Background: an optimization exercise with open tools, aiming at small area, a short achievable clock period and few clock cycles. Do not read the settings as production practice.
The RTL was checked by simulation tests, not by an equivalence proof against the original design.

==> design.v <==
module conv(clk,rst,clear,w_w,w_in,if_w,if_in,out);
 input	clk;
 input	rst;
 input	clear;
 input	w_w;
 input	if_w;	
 input [16-1:0] w_in;
 input [16-1:0] if_in;
 output signed [16*2+1:0]out;
 wire signed [16*2:0]out1;
 reg signed [16-1:0] weight [2:0];
 reg signed [16-1:0] feature [2:0];
 always@(posedge rst  or posedge clk)
begin
if(rst)
begin
weight[0]<=16'd0;
weight[1]<=16'd0;
weight[2]<=16'd0;
feature[0]<=16'd0;
feature[1]<=16'd0;
feature[2]<=16'd0;
end
else if(clear)
begin
weight[0]<=16'd0;
weight[1]<=16'd0;
weight[2]<=16'd0;
feature[0]<=16'd0;
feature[1]<=16'd0;
feature[2]<=16'd0;
end
else
begin
if(w_w==1'b1 )
begin
weight[0]<=weight[1];
weight[1]<=weight[2];
weight[2]<=w_in;
end
if(if_w==1'b1 )
begin
feature[0]<=feature[1];
feature[1]<=feature[2];
feature[2]<=if_in;
end
end
end
assign out1 = weight[2]*feature[2]+weight[1]*feature[1]+weight[0]*feature[0];
assign out  ={out1[32],out1};
endmodule
module sat_adder(in0, in1, in2, sum);
input  signed[33:0]	in0, in1, in2;
output signed[15:0]	sum;
wire signed[35:0]temp=(in0+in1+in2);
assign sum=($signed(temp)>$signed(36'd255))?16'd255:($signed(temp)<$signed(36'd0))?16'd0:temp[15:0];
endmodule
module Controller (clk, rst, ROM_IF_A, ROM_W_A, ROM_IF_OE, ROM_W_OE, RAM_A, 
					RAM_WE, RAM_OE, sel_if, sel_w, clear, done);
  parameter INIT    = 3'b000,READ_W=3'b001,WRITE=3'b010,READ_C=3'b011,READ_9=3'b100,Done=3'b101;
  input         clk;
  input         rst;
  output reg [19:0] ROM_IF_A, ROM_W_A;
  output reg		ROM_IF_OE, ROM_W_OE;
  output reg [19:0] RAM_A;
  output reg		RAM_WE;
  output reg		RAM_OE;
  output reg [2:0]  sel_if, sel_w;
  output reg		clear;
  output reg 		done;
  reg	[2:0] tsel_if, tsel_w;
  reg   [2:0]  state,n_state;
  reg	[19:0] column;
  reg   [19:0]  row;
  reg   [3:0]	counter;
always@(posedge clk or posedge rst)begin 
if(rst)
	state<=INIT;
else
	state<=n_state;
end
always@(posedge clk or posedge rst)begin 
  if(rst)begin
    counter<=4'd0;
  end
else if(state==READ_W && counter==4'd9)
      counter<=4'd0;
  else if(state==READ_W)
     counter<=counter+4'd1;
  else if(state==READ_C)
     counter<=counter+4'd1;
  else if(state==READ_9)
     counter<=counter+4'd1;
  else if(state==WRITE || state==INIT)
     counter<=4'd0;
end
always@(*)begin 
    if(state==INIT)begin
    sel_w=3'b0;
      sel_if=3'b0;
end
else if(state==READ_W)
	begin
if(counter==4'd0)begin
                  sel_w=3'b000;
		  sel_if=3'b000;
              end
else  if(counter==4'd1)begin
  			sel_w=3'b001;
		  sel_if=3'b001;
end
else if(counter==4'd2)begin
  			sel_w=3'b001;
		  sel_if=3'b001;
end
else if(counter==4'd3)begin
  			sel_w=3'b001;
		  sel_if=3'b001;
end
else   if(counter==4'd4)begin
                  sel_w=3'b010;
		  sel_if=3'b010;
              end
else   if(counter==4'd5)begin
                  sel_w=3'b010;
		  sel_if=3'b010;
              end
else   if(counter==4'd6)begin
                  sel_w=3'b010;
		  sel_if=3'b010;
              end
else  if(counter==4'd7)begin
                  sel_w=3'b100;
	          sel_if=3'b100;
              end
else  if(counter==4'd8)begin
                  sel_w=3'b100;
	          sel_if=3'b100;
              end
else  if(counter==4'd9)begin
                  sel_w=3'b100;
	          sel_if=3'b100;
              end
else begin
 	           sel_w=3'b100;
	          sel_if=3'b100;
    end
end
else if(state==READ_C)
	begin
          if(counter==4'd0)begin
                  sel_if=3'b000;
	            sel_w=3'b000;
              end
         else if(counter==4'd1)begin
                  sel_if=3'b001;
			sel_w=3'b000;
              end
         else if(counter==4'd2)begin
                  sel_if=3'b010;
			sel_w=3'b000;
              end
	 else if(counter==4'd3)begin
                  sel_if=3'b100;
			sel_w=3'b000;
              end
else  begin
			sel_if=3'b100;
			sel_w=3'b000;
end
    end
else if(state==READ_9)begin
if(counter==4'd0)begin
                  sel_w=3'b000;
		  sel_if=3'b000;
              end
else  if(counter==4'd1)begin
  			sel_w=3'b000;
		  sel_if=3'b001;
end
else if(counter==4'd2)begin
  			sel_w=3'b000;
		  sel_if=3'b001;
end
else if(counter==4'd3)begin
  			sel_w=3'b000;
		  sel_if=3'b001;
end
else   if(counter==4'd4)begin
                  sel_w=3'b000;
		  sel_if=3'b010;
              end
else   if(counter==4'd5)begin
                  sel_w=3'b000;
		  sel_if=3'b010;
              end
else   if(counter==4'd6)begin
                  sel_w=3'b000;
		  sel_if=3'b010;
              end
else  if(counter==4'd7)begin
                  sel_w=3'b000;
	          sel_if=3'b100;
              end
else  if(counter==4'd8)begin
                  sel_w=3'b000;
	          sel_if=3'b100;
              end
else  if(counter==4'd9)begin
                  sel_w=3'b000;
	          sel_if=3'b100;
              end
else begin
sel_w=3'b000;
	          sel_if=3'b100;
end
end
	else if(state==WRITE)
   begin
	          sel_if=3'b000;
                  sel_w=3'b000;
    end
     else
begin
		sel_if=3'b000;
                  sel_w=3'b000;
end
end
always@(*)begin 
if(state==INIT)
RAM_A=20'd0;
if(column==20'd0)
RAM_A=(row<<8)+column;
else
RAM_A=(row<<8)+(column-20'd2);
end
always@(*)begin 
if(state==INIT)
ROM_IF_A=20'd0;
 else   if(state==READ_W)begin
   if(counter==4'd0)begin
    ROM_IF_A=(row<<8)+(row<<1)+column;
   end
  else if(counter==4'd1)begin
    ROM_IF_A=(row<<8)+(row<<1)+(column+20'd1);
   end
   else if(counter==4'd2)begin
    ROM_IF_A=(row<<8)+(row<<1)+(column+20'd2);
   end
   else if(counter==4'd3)begin
    ROM_IF_A=((row+20'd1)<<8)+((row+20'd1)<<1)+column;
   end
    else if(counter==4'd4)begin
    ROM_IF_A=((row+20'd1)<<8)+((row+20'd1)<<1)+(column+20'd1);
   end
    else if(counter==4'd5)begin
    ROM_IF_A=((row+20'd1)<<8)+((row+20'd1)<<1)+(column+20'd2);
   end
    else if(counter==4'd6)begin
    ROM_IF_A=((row+20'd2)<<8)+((row+20'd2)<<1)+column;
   end
    else if(counter==4'd7)begin
    ROM_IF_A=((row+20'd2)<<8)+((row+20'd2)<<1)+(column+20'd1);
   end
    else if(counter==4'd8)begin
    ROM_IF_A=((row+20'd2)<<8)+((row+20'd2)<<1)+(column+20'd2);
   end
    else if(counter==4'd9)begin
    ROM_IF_A=((row+20'd2)<<8)+((row+20'd2)<<1)+(column+20'd2);
   end
else ROM_IF_A=((row+20'd2)<<8)+((row+20'd2)<<1)+(column+20'd2);
   end
   else if(state==READ_9)begin
    if(counter==4'd0)begin
    ROM_IF_A=(row<<8)+(row<<1)+column;
   end
  else if(counter==4'd1)begin
    ROM_IF_A=(row<<8)+(row<<1)+(column+20'd1);
   end
   else if(counter==4'd2)begin
    ROM_IF_A=(row<<8)+(row<<1)+(column+20'd2);
   end
   else if(counter==4'd3)begin
    ROM_IF_A=((row+20'd1)<<8)+((row+20'd1)<<1)+column;
   end
    else if(counter==4'd4)begin
    ROM_IF_A=((row+20'd1)<<8)+((row+20'd1)<<1)+(column+20'd1);
   end
    else if(counter==4'd5)begin
    ROM_IF_A=((row+20'd1)<<8)+((row+20'd1)<<1)+(column+20'd2);
   end
    else if(counter==4'd6)begin
    ROM_IF_A=((row+20'd2)<<8)+((row+20'd2)<<1)+column;
   end
    else if(counter==4'd7)begin
    ROM_IF_A=((row+20'd2)<<8)+((row+20'd2)<<1)+(column+20'd1);
   end
    else if(counter==4'd8)begin
    ROM_IF_A=((row+20'd2)<<8)+((row+20'd2)<<1)+(column+20'd2);
   end
    else if(counter==4'd9)begin
    ROM_IF_A=((row+20'd2)<<8)+((row+20'd2)<<1)+(column+20'd2);
   end
else ROM_IF_A=((row+20'd2)<<8)+((row+20'd2)<<1)+(column+20'd2);
    end   
   else if(state==READ_C)begin
          if(counter==4'd0)begin
             ROM_IF_A=(row<<8)+(row<<1)+column;
          end
         else if(counter==4'd1)begin
             ROM_IF_A=((row+20'd1)<<8)+((row+20'd1)<<1)+column;
          end
         else if(counter==4'd2)begin
             ROM_IF_A=((row+20'd2)<<8)+((row+20'd2)<<1)+column;
          end
	 else if(counter==4'd3)begin
             ROM_IF_A=((row+20'd2)<<8)+((row+20'd2)<<1)+column;
          end
         else
 ROM_IF_A=((row+20'd2)<<8)+((row+20'd2)<<1)+column;
   end
else
ROM_IF_A=20'd0;
end
always@(*)begin 
   if(state==INIT)
ROM_W_A=20'd0;
 else   if(state==READ_W)begin
          if(counter==4'd0)begin
             ROM_W_A=20'd0;
              end
         else if(counter==4'd1)begin
             ROM_W_A=20'd1;
              end
         else if(counter==4'd2)begin
             ROM_W_A=20'd2;
              end
         else if(counter==4'd3)begin
             ROM_W_A=20'd3;
              end
         else if(counter==4'd4)begin
             ROM_W_A=20'd4;
              end
         else if(counter==4'd5)begin
             ROM_W_A=20'd5;
              end
         else if(counter==4'd6)begin
             ROM_W_A=20'd6;
              end
         else if(counter==4'd7)begin
             ROM_W_A=20'd7;
              end
         else if(counter==4'd8)begin
             ROM_W_A=20'd8;
              end
	else if(counter==4'd9)begin
	ROM_W_A=20'd8;
	end
else ROM_W_A=20'd8;
    end   
else
ROM_W_A=20'd0;
end
always@(posedge clk or posedge rst)begin 
  if(rst)begin
     column<=20'd0;
	 row<=20'd0;
  end
else if (column==20'd0 && state==WRITE)
begin
column<=column+20'd3;
end
  else if(state==WRITE && column==20'd257)begin
        column<=20'd0;
        row<=row+20'd1;
   end
  else if(state==WRITE)
   column<=column+20'd1;
  else if(state==READ_C)
  row<=row;
end
always@(*)begin 
  case(state)
       INIT:begin
            n_state=READ_W;
end
       READ_W:begin
                  if(counter==4'd9)
                     n_state=WRITE;
                  else
                     n_state=READ_W;
              end
       READ_C:begin
                  if(counter==4'd3)
                     n_state=WRITE;
                  else
                     n_state=READ_C;
              end
       READ_9:begin
                  if(counter==4'd9)
                     n_state=WRITE;
                  else
                     n_state=READ_9;
              end
       WRITE:begin
                  if(column==20'd257&&row==20'd255)
                     n_state=Done;
                  else if(column==20'd257)
                     n_state=READ_9;
                  else
                     n_state=READ_C;
              end
       Done:n_state=INIT;    
 default:n_state=Done;
endcase
end
always@(*)begin  
case(state)
INIT:begin
	ROM_IF_OE=1'b0;
	ROM_W_OE=1'b0;
	RAM_WE=1'b0;
	RAM_OE=1'b0;
	clear=1'b0;
	done=1'b0;
	end
READ_W:begin
        ROM_IF_OE=1'b1;
	ROM_W_OE=1'b1;
	RAM_WE=1'b0;
	RAM_OE=1'b0;
	clear=1'b0;
	done=1'b0;
      end
WRITE:begin
      ROM_IF_OE=1'b0;
	ROM_W_OE=1'b0;
	RAM_WE=1'b1;
	RAM_OE=1'b0;
	clear=1'b0;
	done=1'b0;
	end
READ_C:begin
      ROM_IF_OE=1'b1;
	ROM_W_OE=1'b0;
	RAM_WE=1'b0;
	RAM_OE=1'b0;
	clear=1'b0;
	done=1'b0;
	end
READ_9:begin
      ROM_IF_OE=1'b1;
	ROM_W_OE=1'b0;
	RAM_WE=1'b0;
	RAM_OE=1'b0;
	clear=1'b0;
	done=1'b0;
	end
Done:begin
      ROM_IF_OE=1'b0;
	ROM_W_OE=1'b0;
	RAM_WE=1'b0;
	RAM_OE=1'b0;
	clear=1'b0;
	done=1'b1;
	end
default:begin
	ROM_IF_OE=1'b0;
	ROM_W_OE=1'b0;
	RAM_WE=1'b0;
	RAM_OE=1'b0;
	clear=1'b0;
	done=1'b0;
	end
endcase
end
endmodule
`timescale 1ns/10ps
module system (clk, rst, ROM_IF_Q, ROM_W_Q, RAM_Q, ROM_IF_A, ROM_W_A,
  ROM_IF_OE, ROM_W_OE, RAM_A, RAM_WE, RAM_OE, RAM_D, done);
  input         clk;
  input         rst;
  input  [15:0] ROM_IF_Q, ROM_W_Q;
  input  [15:0] RAM_Q;
  output [19:0] ROM_IF_A, ROM_W_A;
  output		ROM_IF_OE, ROM_W_OE;
  output [19:0] RAM_A;
  output        RAM_WE;
  output        RAM_OE;
  output [15:0] RAM_D;
  output        done;
  wire [2:0]  sel_if, sel_w;
  wire 		  clear;
  wire [33:0]	out0, out1, out2;
  conv conv1 (
  .clk(clk), .rst(rst), .clear(clear), .w_w(sel_w[0]), .w_in(ROM_W_Q), .if_w(sel_if[0]), .if_in(ROM_IF_Q), .out(out0));
  conv conv2 (
  .clk(clk), .rst(rst), .clear(clear), .w_w(sel_w[1]), .w_in(ROM_W_Q), .if_w(sel_if[1]), .if_in(ROM_IF_Q), .out(out1));
  conv conv3 (
  .clk(clk), .rst(rst), .clear(clear), .w_w(sel_w[2]), .w_in(ROM_W_Q), .if_w(sel_if[2]), .if_in(ROM_IF_Q), .out(out2));
  sat_adder a1 (
  .in0(out0), .in1(out1), .in2(out2), .sum(RAM_D));
  Controller c1(
  .clk(clk), .rst(rst), .ROM_IF_A(ROM_IF_A), .ROM_W_A(ROM_W_A), .ROM_IF_OE(ROM_IF_OE),
  .ROM_W_OE(ROM_W_OE), .RAM_A(RAM_A), .RAM_WE(RAM_WE), .RAM_OE(RAM_OE), .sel_if(sel_if),
  .sel_w(sel_w), .clear(clear), .done(done));
endmodule
==> run.sh <==
#!/bin/bash
# synth_recipe.tcl (not shown) runs the flow's synth.tcl, then flattens the netlist and writes it again
# the make line also repeats each setting of config.mk as NAME=value (left out here)
make -C /OpenROAD-flow-scripts/flow DESIGN_CONFIG=/design/flow/config.mk WORK_HOME=/design/flow/orfs CLKGATE_MAP_FILE= SYNTH_SCRIPT=/design/flow/synth_recipe.tcl finish
==> config.mk <==
export PLATFORM = sky130hd
export DESIGN_NAME = system
export DESIGN_NICKNAME = system
export VERILOG_FILES = /design/flow/design.v
export SDC_FILE = /design/flow/constraint.sdc
export NUM_CORES = 4
export LEC_CHECK = 0
export CAP_MARGIN = 20
export CORE_MARGIN = 2
export CORE_UTILIZATION = 40
export SLEW_MARGIN = 20
==> constraint.sdc <==
create_clock -name core_clock -period 22.0 [get_ports {clk}]
set_input_delay 4.4000 -clock core_clock [delete_from_list [all_inputs] [get_ports {clk}]]
set_output_delay 4.4000 -clock core_clock [all_outputs]
set_load 0.01 [all_outputs]
==> images/zoom.png <==
The bar under the picture is 20 µm long. Region (252, 363) to (302, 413) µm. Cells in grey, sequential cells in the stronger grey; small squares are vias.
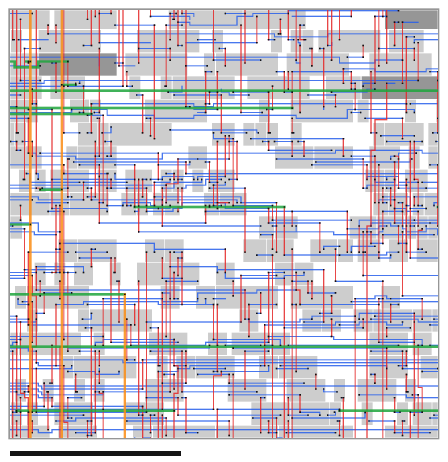
met2: marked red. met1: marked blue. met4: marked orange. met3: marked green.
Netlist names of flops here include conv3.feature (2), conv3.weight (1). Sequential cells in the window: 3. Most frequent: inv_1 (36), fa_1 (29). 169 logic cells have their middle in the window.

==> images/metal_stack.png <==
Only two layers are drawn.
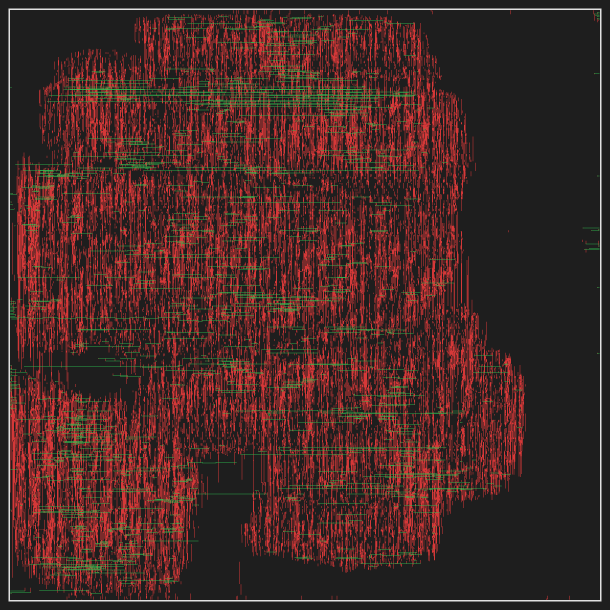
met3: marked green, wire length 20.0 mm. met2: marked red, wire length 154 mm.
Overall Global Routing Usage: 0.226
WL/cell: 19.9 µm

==> images/port_nets.png <==
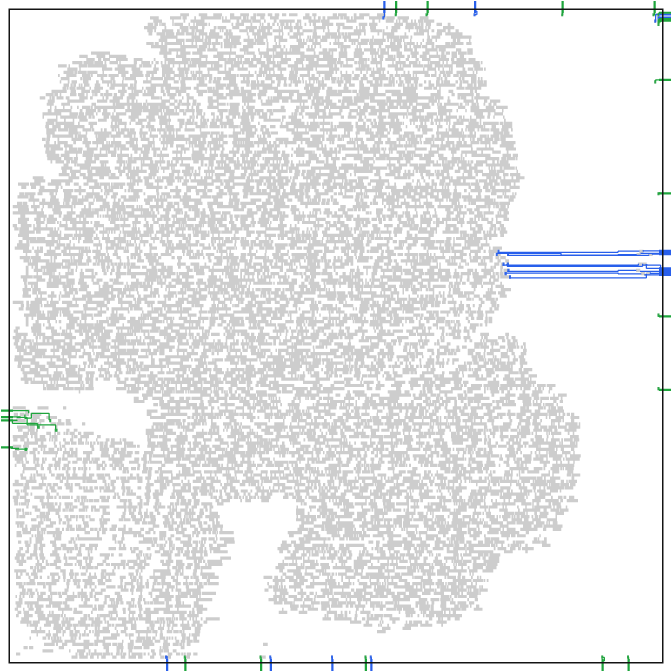
ROM_W_A: marked green, direction output, end cells 20, buffers 4, wire 215 µm. RAM_D: marked blue, direction output, end cells 16, buffers 8, wire 1,110 µm.
IO buf count: 89
I/O Pins: 131

==> results.sh <==
export IMPL_antenna_found_initial=13
export IMPL_antenna_left=0
export IMPL_cp_num_buf_inv=10
export IMPL_cp_required_ps=17600
export IMPL_ys_seq_area_frac=0.0691
export IMPL_vias=87700
export IMPL_drv_slew=0
export IMPL_synth_fa_ha_area_frac=0.539
export IMPL_netlist_top_cells_count="3,029 x inv_1, 2,609 x fa_1, 1,420 x nand2_1"
export IMPL_utilization=0.424
export IMPL_hold_depth=1
export IMPL_critPathTopFamily="adder cells"
export IMPL_worstHoldStart="c1.row[19]$_DFFE_PP0P_"
export IMPL_wl_met3_mm=20.0
export IMPL_clock_sinks=335
export IMPL_grt_max_degree=159
export IMPL_first_pass_iters=6
export IMPL_synth_cell_type_count=100
export IMPL_slowest_delay_ps=670
export IMPL_whs_ps=481
export IMPL_synth_seq_cells=335
export IMPL_syn_to_final_growth_pct=5.48
export IMPL_layout_commonest_cell="inv_1"
export IMPL_setup_slack_ps=869
export IMPL_synth_top_family_by_area="adder cells"
export IMPL_r2r_cells=9
export IMPL_met1_length_mm=155
export IMPL_cp_num_cells=52
export IMPL_outcome="timing/DRC/antenna clean"
export IMPL_initial_core_util=0.402
export IMPL_synth_area_top_cells="fa_1 43%, ha_1 11%, inv_1 9.4%, dfrtp_1 6.9%, and2_1 5.3%"
export IMPL_setup_viol=0
export IMPL_ctsHoldBuffers=0
export IMPL_synth_top_cell_by_area="fa_1"
export IMPL_yosys_area_share_simple=0.139
export IMPL_crit_slowest_cell="dfrtp_1"
export IMPL_hpwl_mm=280
export IMPL_fin_cells=17000
export IMPL_synth_top_area_frac=0.430
export IMPL_tns_ps=0
export IMPL_nets=16700
export IMPL_htreeDepth=2
export IMPL_regToRegSetupSlack_ps=17790
Testbench counts, summed over its fixed seeds: cycles 1,316,872.
==> images/final_placement.png <==
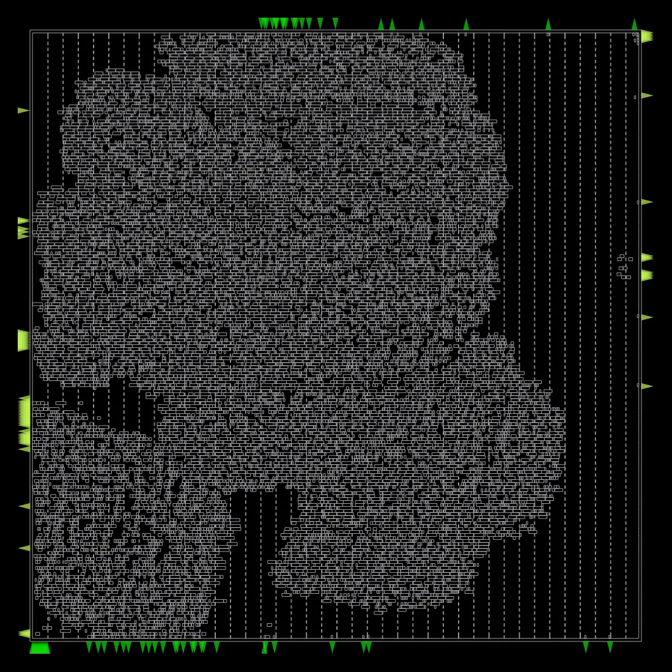
core area: 302,000 µm²
Fillers: 30,100
fraction of area in registers: 0.0655
row count: 202
Seq cells: 335

==> images/clock_map.png <==
The bar under the picture is 200 µm long.
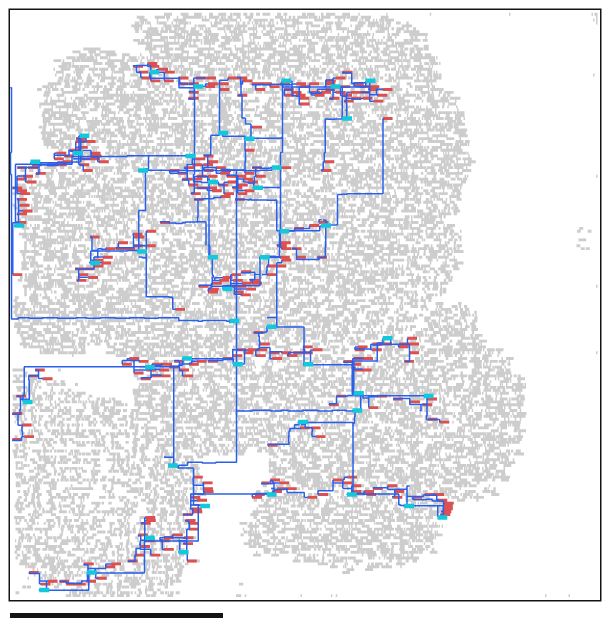
cells driving clock nets: marked cyan, count 46. clock wires: marked blue, length 7,710 µm. flip-flops: marked red, count 335.
There are 47 routed clock nets.
worst skew pair latency: 680 ps
Clock Skews: 38.5 ps

## layer usage
layer  vias up  global-route usage
met5         -                   0
met4         2              0.0576
met3       395              0.0284
met2      2346               0.359
met1     45300               0.325
li1      39600                   -
## cell type report
| type | count | area [µm²] |
|---|---|---|
| sequential | 335 | 8390 |
| fill | 30100 | 174000 |
| multi-input combinational | 9366 | 99900 |
| tap | 3978 | 4980 |
| clock buffer | 58 | 1290 |
| inverter | 3039 | 11400 |
| clock inverter | 27 | 244 |
| antenna | 11 | 27.5 |
| timing repair buffer | 210 | 1810 |
## sequential cells by signal, summed over array words and instances, names as in the netlist
name           cells
c1.counter         4
conv3.feature     48
c1.column         20
c1.state           3
conv1.feature     48
conv2.weight      48
conv1.weight      48
conv3.weight      48
c1.row            20
conv2.feature     48
## repair_timing
item                                   4_1_cts  5_1_grt
gates resized for setup                      0        7
setup endpoints to repair                    0        5
endpoints found under the hold margin        0        0

## static timing again, ports no longer ideal
The results above use ideal ports. As a check the final layout listed here was re-extracted and re-timed, cells and wires unchanged. Step 1 assumes that a clkbuf_16 drives the clock port and a buf_2 every other input. Step 2 also shifts input and output timing later by t, the mid clock arrival at the registers, as if the neighbouring blocks saw the same clock. a / b / c = ideal ports / drivers / drivers and shift; a / b = the first two.
shift t [ns]: 0.749
setup WS [ns]: 0.869 / 0.787 / 1.536
worst setup path at the end: register to output
worst register clock-pin slew, ns: 0.08 / 0.08
After both steps setup and hold are still met in this run. The setup slack of this run moves by -0.082 ns with the drivers and by +0.667 ns with both steps.
